Background: an optimization exercise with open tools, aiming at small area and a short achievable clock period. Do not read the settings as production practice. Function was checked by simulation only, so behaviour that the tests miss may differ from the original. No activity file was given, so power comes from the tool's default toggle rates.

[flow/design.v]
`timescale 1ns/10ps  
module GPReg(
	output reg [31:0] q,  
	input wire clk,  
	input wire clr,  
	input wire enable,  
	input wire [31:0] d  
);
	always@(posedge clk) 
	begin
		if (clr) begin
			q[31:0] <= 32'b0;  
		end
		else if(enable) begin
			q[31:0] <= d[31:0];
		end 
	end
endmodule
module mdrUnit(
  output[31:0] q,
  input[31:0] busMuxOut, mDataIn, 
  input clk, clr, MDRin, MDRread);
wire [31:0] muxOut, mdr_input;
assign mdr_input = (MDRread) ? mDataIn : busMuxOut;
GPReg MDRReg(q, clk, clr, MDRin, mdr_input);
endmodule
module bus(
  output [31:0] busMuxOut,
  input [31:0] R0in, R1in, R2in, R3in, R4in, R5in, R6in, R7in, R8in, R9in, R10in, 
  R11in, R12in, R13in, R14in, R15in, HIin, LOin, ZHighIn, ZLowIn, PCin, MDRin,
  inPortIn, C_sign_extended,
  input R0Out, R1Out, R2Out, R3Out, R4Out, R5Out, R6Out, R7Out,
  R8Out, R9Out, R10Out, R11Out, R12Out, R13Out, R14Out, R15Out, hiOut, loOut,
  ZHighout, ZLowout, PCout, MDRout, inPortOut, Cout);
  reg [31:0] busOutput;
  always @ (*)
  begin
  if(R0Out == 1)
    busOutput <= R0in;
   else if (R1Out == 1)
    busOutput <= R1in;
   else if (R2Out == 1)
    busOutput <= R2in;
   else if (R3Out == 1)
    busOutput <= R3in;
   else if (R4Out == 1)
    busOutput <= R4in;
   else if (R5Out == 1)
    busOutput <= R5in;
   else if (R6Out == 1)
     busOutput <= R6in;
   else if (R7Out == 1)
    busOutput <= R7in;
   else if (R8Out == 1)
    busOutput <= R8in;
   else if (R9Out == 1)
    busOutput <= R9in;
   else if (R10Out == 1)
    busOutput <= R10in;
   else if (R11Out == 1)
     busOutput <= R11in;
   else if (R12Out == 1)
    busOutput <= R12in;
   else if (R13Out == 1)
    busOutput <= R13in;
   else if (R14Out == 1)
    busOutput <= R14in;
   else if (R15Out == 1)
    busOutput <= R15in;
   else if (hiOut == 1)
    busOutput <= HIin;
  else if (loOut == 1)
    busOutput <= LOin;
  else if (ZHighout == 1)
    busOutput <= ZHighIn;
  else if (ZLowout == 1)
    busOutput <= ZLowIn;
  else if (PCout == 1)
    busOutput <= PCin;
  else if (MDRout == 1)
    busOutput <= MDRin;
  else if (inPortOut == 1)
    busOutput <= inPortIn;
  else if (Cout == 1)
    busOutput <= C_sign_extended;
	else
		busOutput <= 0;
  end
  assign busMuxOut = busOutput;
endmodule
`timescale 1ns/10ps
module not_op (
	input wire [31:0] regA,
	output wire [31:0] regZ
	);
	genvar j;
	generate
		for (j=0; j<32; j=j+1)
		begin : loop
			assign regZ[j] = !regA[j];  
		end
	endgenerate
endmodule
`timescale 1ns/10ps
module add_op (input [31:0] regA, input [31:0] regB, input wire cin, 
	output wire [31:0] sum, output wire cout); 
	wire cout1; 
	CLA16 CLA1 (.regA(regA[15:0]), .regB(regB[15:0]), .cin(cin), .sum(sum[15:0]), .cout(cout1));  
	CLA16 CLA2 (.regA(regA[31:16]), .regB(regB[31:16]), .cin(cout1), .sum(sum[31:16]), .cout(cout));  
endmodule
module CLA4 (input [3:0] regA, input [3:0] regB, input wire cin, output wire [3:0] sum, output wire cout);
	wire [3:0] prop, gen, carry; 
	assign prop = regA ^ regB;
	assign gen = regA & regB;
	assign carry[0] = cin;
	assign carry[1] = gen[0] | (prop[0] & carry[0]);
	assign carry[2]= gen[1] | (prop[1] & gen[0]) | (prop[1] & prop[0] & carry[0]);
	assign carry[3]= gen[2] | (prop[2] & gen[1]) | (prop[2] & prop[1] & gen[0]) | (prop[2] & prop[1] & prop[0] & carry[0]);
	assign cout = gen[3] | (prop[3]&gen[2]) | (prop[3]&prop[2]&gen[1]) | (prop[3]&prop[2]&prop[1]&gen[0]) | (prop[3]&prop[2]&prop[1]&prop[0]&carry[0]);
	assign sum[3:0] = prop ^ carry;
endmodule
module CLA16 (input [15:0] regA, input [15:0] regB, input wire cin, output wire [15:0] sum, output wire cout);
	wire cout1, cout2, cout3;
	CLA4 CLA1 (.regA(regA[3:0]), .regB(regB[3:0]), .cin(cin), .sum(sum[3:0]), .cout(cout1)); 
	CLA4 CLA2 (.regA(regA[7:4]), .regB(regB[7:4]), .cin(cout1), .sum(sum[7:4]), .cout(cout2));
	CLA4 CLA3 (.regA(regA[11:8]), .regB(regB[11:8]), .cin(cout2), .sum(sum[11:8]), .cout(cout3));
	CLA4 CLA4 (.regA(regA[15:12]), .regB(regB[15:12]), .cin(cout3), .sum(sum[15:12]), .cout(cout));
endmodule
`timescale 1ns/10ps
module neg_op (
	input wire [31:0] regA,
	input wire [31:0] regB,
	output wire [31:0] regZ
);
	wire [31:0] temp;  
	wire cout;  
	not_op not_op(.regA(regA), .regZ(temp));
	add_op add_op(.regA(temp), .regB(32'd1), .cin(1'd0), .sum(regZ), .cout(cout));
endmodule
`timescale 1ns/10ps
module sub_op (input [31:0] regA, input [31:0] regB, input wire cin, 
	output wire [31:0] sum, output wire cout); 
	wire [31:0] temp;  
	neg_op neg(.regA(regB), .regZ(temp));
	add_op add(.regA(regA), .regB(temp), .cin(cin), .sum(sum), .cout(cout));
endmodule
`timescale 1ns/10ps
module and_op(
	input wire [31:0] regA,
	input wire [31:0] regB,
	output wire [31:0] regZ
);
	genvar j;  
	generate
		for (j=0; j<32; j=j+1)  
		begin : loop
			assign regZ[j] = ((regA[j]) & (regB[j]));  
		end
	endgenerate
endmodule
`timescale 1ns/10ps
module or_op(
	input wire [31:0] regA,
	input wire [31:0] regB,
	output wire [31:0] regZ
);
	genvar j;  
	generate
		for (j=0; j<32; j=j+1)  
		begin : loop
			assign regZ[j] = ((regA[j]) | (regB[j]));  
		end
	endgenerate
endmodule
`timescale 1ns/10ps
module shl_op (
	input wire [31:0] data_in,
	input wire [31:0] numOfShifts,
	output wire [31:0] data_out
);
	assign data_out[31:0] = data_in << numOfShifts; 
endmodule
`timescale 1ns/10ps
module shr_op (
	input wire [31:0] data_in,
	input wire [31:0] numOfShifts,
	output wire [31:0] data_out
);
	assign data_out[31:0] = data_in >> numOfShifts; 
endmodule
`timescale 1ns/10ps
module rol_op (input wire [31:0] data_in, input wire [4:0] numOfRotateBits,
	output reg [31:0] data_out);
	always @ (*)  
	begin
		case(numOfRotateBits)	
			5'd1 : data_out <= {data_in[30:0], data_in[31]};  
			5'd2 : data_out <= {data_in[29:0], data_in[31:30]};
			5'd3 : data_out <= {data_in[28:0], data_in[31:29]};
			5'd4 : data_out <= {data_in[27:0], data_in[31:28]};
			5'd5 : data_out <= {data_in[26:0], data_in[31:27]};
			5'd6 : data_out <= {data_in[25:0], data_in[31:26]};
			5'd7 : data_out <= {data_in[24:0], data_in[31:25]};
			5'd8 : data_out <= {data_in[23:0], data_in[31:24]};
			5'd9 : data_out <= {data_in[22:0], data_in[31:23]};
			5'd10: data_out <= {data_in[21:0], data_in[31:22]};
			5'd11: data_out <= {data_in[20:0], data_in[31:21]};
			5'd12: data_out <= {data_in[19:0], data_in[31:20]};
			5'd13: data_out <= {data_in[18:0], data_in[31:19]};
			5'd14: data_out <= {data_in[17:0], data_in[31:18]};
			5'd15: data_out <= {data_in[16:0], data_in[31:17]};
			5'd16: data_out <= {data_in[15:0], data_in[31:16]};
			5'd17: data_out <= {data_in[14:0], data_in[31:15]};
			5'd18: data_out <= {data_in[13:0], data_in[31:14]};
			5'd19: data_out <= {data_in[12:0], data_in[31:13]};
			5'd20: data_out <= {data_in[11:0], data_in[31:12]};
			5'd21: data_out <= {data_in[10:0], data_in[31:11]};
			5'd22: data_out <= {data_in[9:0], data_in[31:10]};
			5'd23: data_out <= {data_in[8:0], data_in[31:9]};
			5'd24: data_out <= {data_in[7:0], data_in[31:8]};
			5'd25: data_out <= {data_in[6:0], data_in[31:7]};
			5'd26: data_out <= {data_in[5:0], data_in[31:6]};
			5'd27: data_out <= {data_in[4:0], data_in[31:5]};
			5'd28: data_out <= {data_in[3:0], data_in[31:4]};
			5'd29: data_out <= {data_in[2:0], data_in[31:3]};
			5'd30: data_out <= {data_in[1:0], data_in[31:2]};
			5'd31: data_out <= {data_in[0], data_in[31:1]};
			default: data_out <= data_in;  
		endcase
	end
endmodule
`timescale 1ns/10ps
module ror_op (input wire [31:0] data_in, input wire [4:0] numOfRotateBits,
	output reg [31:0] data_out);
	always @ (*)  
	begin
		case(numOfRotateBits)  
			5'd31: 	data_out <= {data_in[30:0], data_in[31]};  
			5'd30: 	data_out <= {data_in[29:0], data_in[31:30]};
			5'd29: 	data_out <= {data_in[28:0], data_in[31:29]};
			5'd28: 	data_out <= {data_in[27:0], data_in[31:28]};
			5'd27: 	data_out <= {data_in[26:0], data_in[31:27]};							
			5'd26: 	data_out <= {data_in[25:0], data_in[31:26]};
			5'd25: 	data_out <= {data_in[24:0], data_in[31:25]};
			5'd24: 	data_out <= {data_in[23:0], data_in[31:24]};
			5'd23: 	data_out <= {data_in[22:0], data_in[31:23]};
			5'd22: 	data_out <= {data_in[21:0], data_in[31:22]};						
			5'd21: 	data_out <= {data_in[20:0], data_in[31:21]};
			5'd20: 	data_out <= {data_in[19:0], data_in[31:20]};
			5'd19: 	data_out <= {data_in[18:0], data_in[31:19]};
			5'd18: 	data_out <= {data_in[17:0], data_in[31:18]};
			5'd17: 	data_out <= {data_in[16:0], data_in[31:17]};
			5'd16:  data_out <= {data_in[15:0], data_in[31:16]};
			5'd15:  data_out <= {data_in[14:0], data_in[31:15]};
			5'd14:  data_out <= {data_in[13:0], data_in[31:14]};
			5'd13:  data_out <= {data_in[12:0], data_in[31:13]};
			5'd12:  data_out <= {data_in[11:0], data_in[31:12]};
			5'd11:  data_out <= {data_in[10:0], data_in[31:11]};
			5'd10:  data_out <= {data_in[9:0], data_in[31:10]};
			5'd9:   data_out <= {data_in[8:0], data_in[31:9]};
			5'd8:   data_out <= {data_in[7:0], data_in[31:8]};
			5'd7:   data_out <= {data_in[6:0], data_in[31:7]};
			5'd6:   data_out <= {data_in[5:0], data_in[31:6]};
			5'd5:   data_out <= {data_in[4:0], data_in[31:5]};
			5'd4:   data_out <= {data_in[3:0], data_in[31:4]};
			5'd3:   data_out <= {data_in[2:0], data_in[31:3]};
			5'd2:	data_out <= {data_in[1:0], data_in[31:2]};
			5'd1:	data_out <= {data_in[0], data_in[31:1]};							
			default: data_out <= data_in;  
		endcase
	end
endmodule
`timescale 1ns/10ps
module mult_op (input signed [31:0] multiplicand, multiplier, output [32*2-1:0] result);
	reg [2:0] cc [(32/2)-1:0];
	reg [33:0] pp [(32/2)-1:0];
	reg [32*2-1:0] spp [(32/2)-1:0];
	reg [32*2-1:0] product;
	integer x, y;
	wire [32:0] multiplier_comp;  
	assign multiplier_comp = {~multiplier[31], ~multiplier}+1;
	always @ (multiplier or multiplicand or multiplier_comp)
	begin 
		cc[0] = {multiplicand[1], multiplicand[0], 1'b0};
		for (x=1; x<(32/2); x=x+1)
			cc[x] = {multiplicand[2*x+1], multiplicand[2*x], multiplicand[2*x-1]};
		for (x=0; x<(32/2); x=x+1)
		begin
			case(cc[x])
				3'b001 : pp[x] = {{2{multiplier[32-1]}}, multiplier};
				3'b010 : pp[x] = {{2{multiplier[32-1]}}, multiplier};
				3'b011 : pp[x] = {multiplier[32-1], multiplier, 1'b0};
				3'b100 : pp[x] = {multiplier_comp, 1'b0};
				3'b101 : pp[x] = {multiplier_comp[32], multiplier_comp};
				3'b110 : pp[x] = {multiplier_comp[32], multiplier_comp};
				default : pp[x] = 0;
			endcase
			spp[x] = $signed(pp[x]);
			for (y=0; y<x; y=y+1)
				spp[x] = {spp[x], 2'b00};
		end
		product = spp[0];
		for (x=1; x<(32/2); x=x+1)
			product = product + spp[x];
	end
	assign result = product;
endmodule
`timescale 1ns/10ps
module div_op (input signed [31:0] dividend, divisor, output reg [32*2-1:0] result);
	reg signed [31:0] hi, lo;  
	always @ (*)  
	begin
		if (divisor == 32'sd0) begin  
			hi = dividend;
			lo = -32'sd1;
		end
		else if (dividend == 32'sh80000000 && divisor == -32'sd1) begin  
			hi = 32'sd0;
			lo = dividend;
		end
		else begin
			hi = dividend % divisor;
			lo = (dividend - hi) / divisor;
		end
		begin
			result = {hi, lo};
		end
	end
endmodule
`timescale 1ns/10ps
module alu (
	output reg [31:0] ZLowout, ZHighout,
	input clk,
	input clr, 
	input IncPC,
	input wire [31:0] regA,
	input wire [31:0] regB,
	input wire [4:0] opcode
);
	parameter alu_add = 5'b00011, alu_sub = 5'b00100, alu_shr = 5'b00101, alu_shl = 5'b00110, alu_ror = 5'b00111, alu_rol = 5'b01000, alu_and = 5'b01001, alu_or = 5'b01010, alu_mult = 5'b01110, 
	alu_div = 5'b01111, alu_neg = 5'b10000, alu_not = 5'b10001;  
	wire [31:0] add_op_sum, sub_op_sum, shr_op_out, shl_op_out, ror_op_out, rol_op_out, and_op_out, or_op_out, neg_op_out, not_op_out;
	wire [63:0] mult_op_out, div_op_out;
	wire add_op_cout, sub_op_cout;
	always @ (*)
		begin
			case(opcode)
			alu_add: begin
				ZLowout <= regA + regB;
				ZHighout <= 32'd0;  
			end
			alu_sub: begin
				ZLowout <= sub_op_sum[31:0];  
				ZHighout <= 32'd0;  
			end
			alu_shr: begin
				ZLowout <= shr_op_out[31:0];  
				ZHighout <= 32'd0;  
			end
			alu_shl: begin
				ZLowout <= shl_op_out[31:0];  
				ZHighout <= 32'd0;  
			end
			alu_ror: begin
				ZLowout <= ror_op_out[31:0];  
				ZHighout <= 32'd0;  
			end
			alu_rol: begin
				ZLowout <= rol_op_out[31:0];  
				ZHighout <= 32'd0;  
			end
			alu_and: begin
				ZLowout <= and_op_out[31:0];  
				ZHighout <= 32'd0;  
			end
			alu_or: begin
				ZLowout <= or_op_out[31:0];  
				ZHighout <= 32'd0;  
			end
			alu_mult: begin
				ZHighout <= mult_op_out[63:32]; 
				ZLowout <= mult_op_out[31:0]; 
			end
			alu_div: begin
				ZHighout <= div_op_out[63:32]; 
				ZLowout <= div_op_out[31:0];   
			end
			alu_neg: begin
				ZLowout <= neg_op_out[31:0];  
				ZHighout <= 32'd0;  
			end
			alu_not: begin
				ZLowout <= not_op_out[31:0];  
				ZHighout <= 32'd0;  
			end
			default: begin  
				ZLowout <= 32'd69; 
				ZHighout <= 32'd0; 
			end 
		endcase
	end
	add_op add_M0(.regA(regA), .regB(regB), .cin(1'd0), .sum(add_op_sum), .cout(add_op_cout));
	sub_op sub_M0(.regA(regA), .regB(regB), .cin(1'd0), .sum(sub_op_sum), .cout(sub_op_cout));
	shr_op shr_M0(regA, regB, shr_op_out);
	shl_op shl_M0(regA, regB, shl_op_out);
	ror_op ror_M0(regA, regB[4:0], ror_op_out);
	rol_op rol_M0(regA, regB[4:0], rol_op_out);
	and_op and_M0(regA, regB, and_op_out);
	or_op or_M0(regA, regB, or_op_out);
	mult_op mult_M0(regA, regB, mult_op_out);
	div_op div_M0(.dividend(regA), .divisor(regB), .result(div_op_out));  
	neg_op neg_M0(.regA(regB), .regB(32'd0), .regZ(neg_op_out));  
	not_op not_M0(regB, not_op_out);  
endmodule
`timescale 1ns/10ps
module cpu_phase1(
	output [31:0] busMuxOut,
	input PCout,
	input ZHighout,
	input ZLowout,
	input MDRout,
	input R2Out,
	input R4Out,
	input MARin,
	input Zin,
	input PCin,
	input MDREnable,
	input IRin,
	input Yin,
	input IncPC,
	input MDRread,
   input [4:0] operation,
	input R5Enable,
	input R2Enable,
	input R4Enable,
	input clk, clr,
	input [31:0] mDataIn
);
  wire [31:0] busMuxInR0_to_AND;
  wire [31:0] encoderInput;
  wire [4:0] encoderOutput; 
  wire R0Out = 0;
  wire R1Out = 0;
  wire R3Out = 0;
  wire R5Out = 0;
  wire R6Out = 0;
  wire R7Out = 0;
  wire R8Out = 0;
  wire R9Out = 0;
  wire R10Out = 0;
  wire R11Out = 0;
  wire R12Out = 0;
  wire R13Out = 0;
  wire R14Out = 0;
  wire R15Out = 0;
  wire hiOut = 0;
  wire loOut = 0;
  wire inPortOut = 0;
  wire Cout = 0;
  assign encoderInput = {{8{1'b0}}, Cout, inPortOut, MDRout, PCout, ZLowout, ZHighout, loOut, hiOut, R15Out,
                         R14Out, R13Out, R12Out, R11Out, R10Out, R9Out, R8Out, R7Out, R6Out, R5Out, 
                         R4Out, R3Out, R2Out, R1Out, R0Out};
  wire [31:0] busMuxInR0 = busMuxInR0_to_AND;
  wire [31:0] busMuxInR1;
  wire [31:0] busMuxInR2;
  wire [31:0] busMuxInR3;
  wire [31:0] busMuxInR4;
  wire [31:0] busMuxInR5;
  wire [31:0] busMuxInR6;
  wire [31:0] busMuxInR7;
  wire [31:0] busMuxInR8;
  wire [31:0] busMuxInR9;
  wire [31:0] busMuxInR10;
  wire [31:0] busMuxInR11;
  wire [31:0] busMuxInR12;
  wire [31:0] busMuxInR13;
  wire [31:0] busMuxInR14;
  wire [31:0] busMuxInR15;
  wire [31:0] busMuxInHi;
  wire [31:0] busMuxInLo;
  wire [31:0] busMuxInZHi;
  wire [31:0] busMuxInZLo;
  wire [31:0] busMuxInPC;
  wire [31:0] busMuxInMDR;
  wire [31:0] busMuxInInPort;
  wire [31:0] busMuxInC;
  wire [31:0] busMuxInY;
  wire [31:0] busMuxOutMDR;
  wire [31:0] ALUInZHi, ALUInZLo;
  wire R1Enable,   R3Enable,   R6Enable, R7Enable, R8Enable, R9Enable, 
  R10Enable, R11Enable, R12Enable, R13Enable, R14Enable, R15Enable, hiEnable, loEnable, zHiEnable, 
  zLoEnable, pcEnable,   inPortEnable, CEnable; 
  assign R1Enable = 0;
  assign R3Enable = 0;
  assign R6Enable = 0;
  assign R7Enable = 0;
  assign R8Enable = 0;
  assign R9Enable = 0;
  assign R10Enable = 0;
  assign R11Enable = 0;
  assign R12Enable = 0;
  assign R13Enable = 0;
  assign R14Enable = 0;
  assign R15Enable = 0;
  assign hiEnable = 0;
  assign loEnable = 0;
  assign zHiEnable = 0;
  assign zLoEnable = 0;
  assign inPortEnable = 0;
  assign CEnable = 0;
  assign pcEnable = PCin;
	GPReg R0(busMuxInR0_to_AND, clk, clr, 1'd0, busMuxOut);
  GPReg R1(busMuxInR1, clk, clr, R1Enable, busMuxOut);
  GPReg R2(busMuxInR2, clk, clr, R2Enable, busMuxOut);
  GPReg R3(busMuxInR3, clk, clr, R3Enable, busMuxOut);
  GPReg R4(busMuxInR4, clk, clr, R4Enable, busMuxOut);
  GPReg R5(busMuxInR5, clk, clr, R5Enable, busMuxOut);
  GPReg R6(busMuxInR6, clk, clr, R6Enable, busMuxOut);
  GPReg R7(busMuxInR7, clk, clr, R7Enable, busMuxOut);
  GPReg R8(busMuxInR8, clk, clr, R8Enable, busMuxOut);
  GPReg R9(busMuxInR9, clk, clr, R9Enable, busMuxOut);
  GPReg R10(busMuxInR10, clk, clr, R10Enable, busMuxOut);
  GPReg R11(busMuxInR11, clk, clr, R11Enable, busMuxOut);
  GPReg R12(busMuxInR12, clk, clr, R12Enable, busMuxOut);
  GPReg R13(busMuxInR13, clk, clr, R13Enable, busMuxOut);
  GPReg R14(busMuxInR14, clk, clr, R14Enable, busMuxOut);
  GPReg R15(busMuxInR15, clk, clr, R15Enable, busMuxOut);
  GPReg hiReg(busMuxInHi, clk, clr, hiEnable, busMuxOut);
  GPReg loReg(busMuxInLo, clk, clr, loEnable, busMuxOut);
  GPReg zHiReg(busMuxInZHi, clk, clr, Zin, ALUInZHi);
  GPReg zLoReg(busMuxInZLo, clk, clr, Zin, ALUInZLo);
  GPReg pcReg(busMuxInPC, clk, clr, pcEnable, busMuxOut);
  GPReg inPortReg(busMuxInInPort, clk, clr, inPortEnable, busMuxOut);
  GPReg cReg(busMuxInC, clk, clr, CEnable, busMuxOut);
  GPReg Y(busMuxInY, clk, clr, Yin, busMuxOut);
  mdrUnit MDRUnit(busMuxInMDR, busMuxOut, mDataIn, clk, clr, MDREnable, MDRread);
  bus phase1bus(busMuxOut, busMuxInR0, busMuxInR1, busMuxInR2, busMuxInR3, busMuxInR4,
                busMuxInR5, busMuxInR6, busMuxInR7, busMuxInR8, busMuxInR9, busMuxInR10,
                busMuxInR11, busMuxInR12, busMuxInR13, busMuxInR14, busMuxInR15, busMuxInHi,
                busMuxInLo, busMuxInZHi, busMuxInZLo, busMuxInPC, busMuxInMDR, busMuxInInPort,
                busMuxInC, R0Out, R1Out, R2Out, R3Out, R4Out, R5Out, R6Out, R7Out, R8Out, R9Out,
                R10Out, R11Out, R12Out, R13Out, R14Out, R15Out, hiOut, loOut, ZHighout, ZLowout, 
                PCout, MDRout, inPortOut, Cout);
  alu aluPhase1(.ZHighout(ALUInZHi), .ZLowout(ALUInZLo), .clk(clk), .clr(clr), .regA(busMuxInY), .regB(busMuxOut), .opcode(operation), .IncPC(IncPC));
  endmodule
[flow/run.sh]
#!/bin/bash
# synth_recipe.tcl (not shown) runs the flow's synth.tcl, then flattens the netlist and writes it again
# the make line also repeats each setting of config.mk as NAME=value (left out here)
make -C /OpenROAD-flow-scripts/flow DESIGN_CONFIG=/design/flow/config.mk WORK_HOME=/design/flow/orfs CLKGATE_MAP_FILE= SYNTH_SCRIPT=/design/flow/synth_recipe.tcl finish
[flow/config.mk]
export PLATFORM = sky130hd
export DESIGN_NAME = cpu_phase1
export DESIGN_NICKNAME = cpu_phase1
export VERILOG_FILES = /design/flow/design.v
export SDC_FILE = /design/flow/constraint.sdc
export NUM_CORES = 8
export LEC_CHECK = 0
export CAP_MARGIN = 20
export CORE_MARGIN = 2
export CORE_UTILIZATION = 40
export SLEW_MARGIN = 20
[flow/constraint.sdc]
create_clock -name core_clock -period 260.0 [get_ports {clk}]
set_input_delay 52.0000 -clock core_clock [delete_from_list [all_inputs] [get_ports {clk}]]
set_output_delay 52.0000 -clock core_clock [all_outputs]
set_load 0.01 [all_outputs]
==> run notes <==
# hold bufs at CTS=0; Cell Pwr Density=209 nW/um2; kind of cell adding the most delay to the critical path=compound AO/OA/AOI/OAI gates; CP max stage delay=0.72 ns; CP Buf/Inv Count=107; Fin. Hold Viols=0; slew of the pin with the lowest slew margin=1.43 ns; Final period util=95.7%; CTS tree=done; die footprint=317000 um2; critical path depth in cells=866; synthesized area=125000 um2; largest net degree at the start of global routing=107; Num CTS Buffers=25; status=finished clean; crit path max fanout=37; Worst Hold Launch=zLoReg.q[8]; maxcap violations=0; Layout Skew=0.0738 ns; ys async rst share=0%; CP endpoint=zLoReg.q[7]; Die X=563 um; combinational share of power=99.7%; min cycle time layout=248.86 ns; Mapped Cells=18600; routability cong.=1.13; Post-route DRC=0; Detailed Route Iter0 Violations=25500; vias in the first global route=151000; site row count=205; clock buffer depth=3; H-tree depth=1; All-Layer GR Usage=46.7%; Sw Share=50.0%; clock share of power=0.1%; Yosys cell types=119; TritonRoute pass-1 iters=17; Pleak=0.0683 uW; Yosys warnings=10; HP Class=reg -> reg; Int Pwr=15900 uW; DR vias=165000; R2R Setup Slk=62.53 ns; HPWL after DPL=569 mm; Final WS setup=11.14 ns; metal3 WL=101 mm; Post-synth EDFFs=0; reg2reg start=zLoReg.q[31]; Final ANT Viol Nets=0; Worst Hold Path Cells=2; area grow syn2layout=22.0%; Root Buffer=clkbuf_16; Pwr top=combinational cells; number of synthesized register bits=224; ys flop type=dfxtp_1; total grt overflow=0; Syn Area/Cell=6.72 um2; Fmax=0.00402 GHz; storage element area=4600 um2; CP startpoint kind=input port; Layout fillers=32200; pre-CTS setup slack=1.26 ns; most frequent CP cell=o21a_1; most frequent cells in the layout=buf_4, nor2_1, nand2_1; Clk. pwr=38.7 uW; clock sinks=224; final WL=774 mm; register area share after synthesis=3.59%; initial antenna violation count=71; total power=31900 uW; Final Max Tran Viols=0; Required @ worst endpoint=260.42 ns; io pins=88; Sequential Power=46.9 uW; final setup vio count=0; Buffers on Ports=83; CTS clock-pin slew for the worst setup and hold paths=0.07 ns; area occupied by multi-input gates=113000 um2; routed wl met2=308 mm; clk latency of the worst-skew pair=0.65 ns; Die Y=563 um; metal1 wirelength=286 mm; CP Class=in -> reg; Reg-to-Reg End=zLoReg.q[7]; Reg2Reg Depth=1046; share of layout cells above drive strength 1=19.9%; nets=22300; CP startpoint=MDRout; Reg power frac=0.1%; first-pass GRT wire length=1090 mm; hold path endpoint=zLoReg.q[8]; Max-slew headroom=4.52%; combinational power=31800 uW; CP Capture Type=flop; via/cell ratio=6.70
## flip-flops by register name (all words and copies together), names as in the netlist
name	flops
MDRUnit.MDRReg.q	32
R2.q	32
R4.q	32
Y.q	32
pcReg.q	32
zHiReg.q	32
zLoReg.q	32
## stage by stage
| step | instances | hold WS [ns] | cell area [um2] | setup TNS [ns] |
|---|---|---|---|---|
| 2_1_floorplan | 18600 | 0.436 | 125000 | 0 |
| 3_3_place_gp | 24400 | 0.450 | 150000 | 0 |
| 3_5_place_dp | 24400 | 0.453 | 150000 | 0 |
| 4_1_cts | 24500 | 0.461 | 150000 | 0 |
| 5_1_grt | 24500 | 0.479 | 152000 | -10.79 |
| 6_report | 24600 | 0.460 | 152000 | 0 |
## final cells by class
cell class                 instances  share of cell area (%)
inverter                         969                    2.40
sequential                       224                    3.02
tap                             4140                    3.40
clock buffer                      37                   0.501
antenna                           59                  0.0969
clock inverter                     8                  0.0378
timing repair buffer            3214                    16.2
multi-input combinational      15900                    74.4
## per-layer routing
metal,vias up,GRT usage [%]
li1,71700,-
met1,77200,55.8
met2,11900,67.3
met3,3815,17.3
met4,49,36.5
met5,-,1.08
## what timing repair did
action / CTS / global route
setup endpoints to repair: 0 / 32
resized for setup: 0 / 377
buffers inserted: 0 / 43
## kinds of logic after synthesis
logic type	Yosys count	share of synthesized area (%)
compound gates	6523	34.7
simple gates	6243	22.9
buf+inv	2423	7.52
fa+ha+maj	1868	21.7
xor+xnor	1054	7.40
mux	247	2.14
flops	224	3.59
## cells in the mapped netlist, drive strengths merged, types with 429 or more instances
| cell | number | area [um2] |
|---|---|---|
| nor2 | 2087 | 7840 |
| a21oi | 1446 | 7270 |
| clkbuf | 1125 | 4220 |
| inv | 954 | 3580 |
| a22oi | 544 | 4080 |
| fa | 504 | 10100 |
| nor3 | 608 | 3060 |
| o21ai | 1364 | 6830 |
| xnor2 | 820 | 7190 |
| ha | 1364 | 17100 |
| o21a | 429 | 3220 |
| nand2 | 1811 | 6800 |
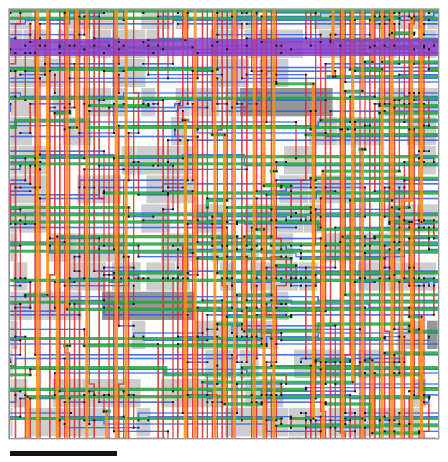
Figure 1: zoomed window.
Scale bar: 10 um. Window x 261 to 301, y 261 to 301 um. Cells in grey, sequential cells in the stronger grey; small squares are vias.
legend:
  purple:
    layer: metal 5
  green:
    layer: metal 3
  red:
    layer: metal 2
  blue:
    layer: metal 1
  orange:
    layer: metal 4
netlist names of flops here include: `Y.q` (2)
cells with their middle in the window: 113
sequential cells in the window: 2
most frequent: buf_4 (36), nor2_1 (15), nand2_1 (7)

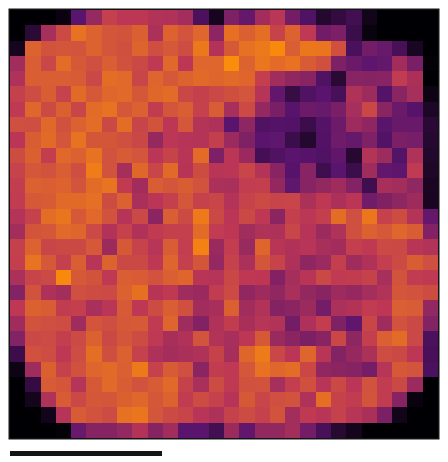
Figure 2: cell area per tile.
Scale bar: 200 um. 28 x 28 tiles, from black (low) to pale yellow (high), 0 to 100% covered.
nearly empty tiles: 4.1%
tiles over 75% full: 0.10%
emptiest ninth of the die: top right
fullest tile: 75%
mean over tiles: 46%
area of the core: 311000 um2
Final Core Density: 48.9%
Initial Utilization: 40.1%

## re-timing with driven ports
No port has a modelled driver above. Below, the same layout with a new extraction and two added sets of constraints.
Step 1 assumes that a clkbuf_16 drives the clock port and a buf_2 every other input.
Step 2, shift: input delay + t, output delay - t, t = (earliest + latest rising clock arrival at the registers) / 2. This alone moves slack from input paths to output paths.
Three values: ideal, step 1, step 2; two values: the first two.
t (ns): 0.696
slack for setup (ns): 11.143 / 11.175 / 10.479
slew at the worst register clock pin (ns): 0.10 / 0.10
After both steps setup and hold are still met in this run. For this run, drivers alone change the setup slack by +0.032 ns; drivers and shift together by -0.664 ns.
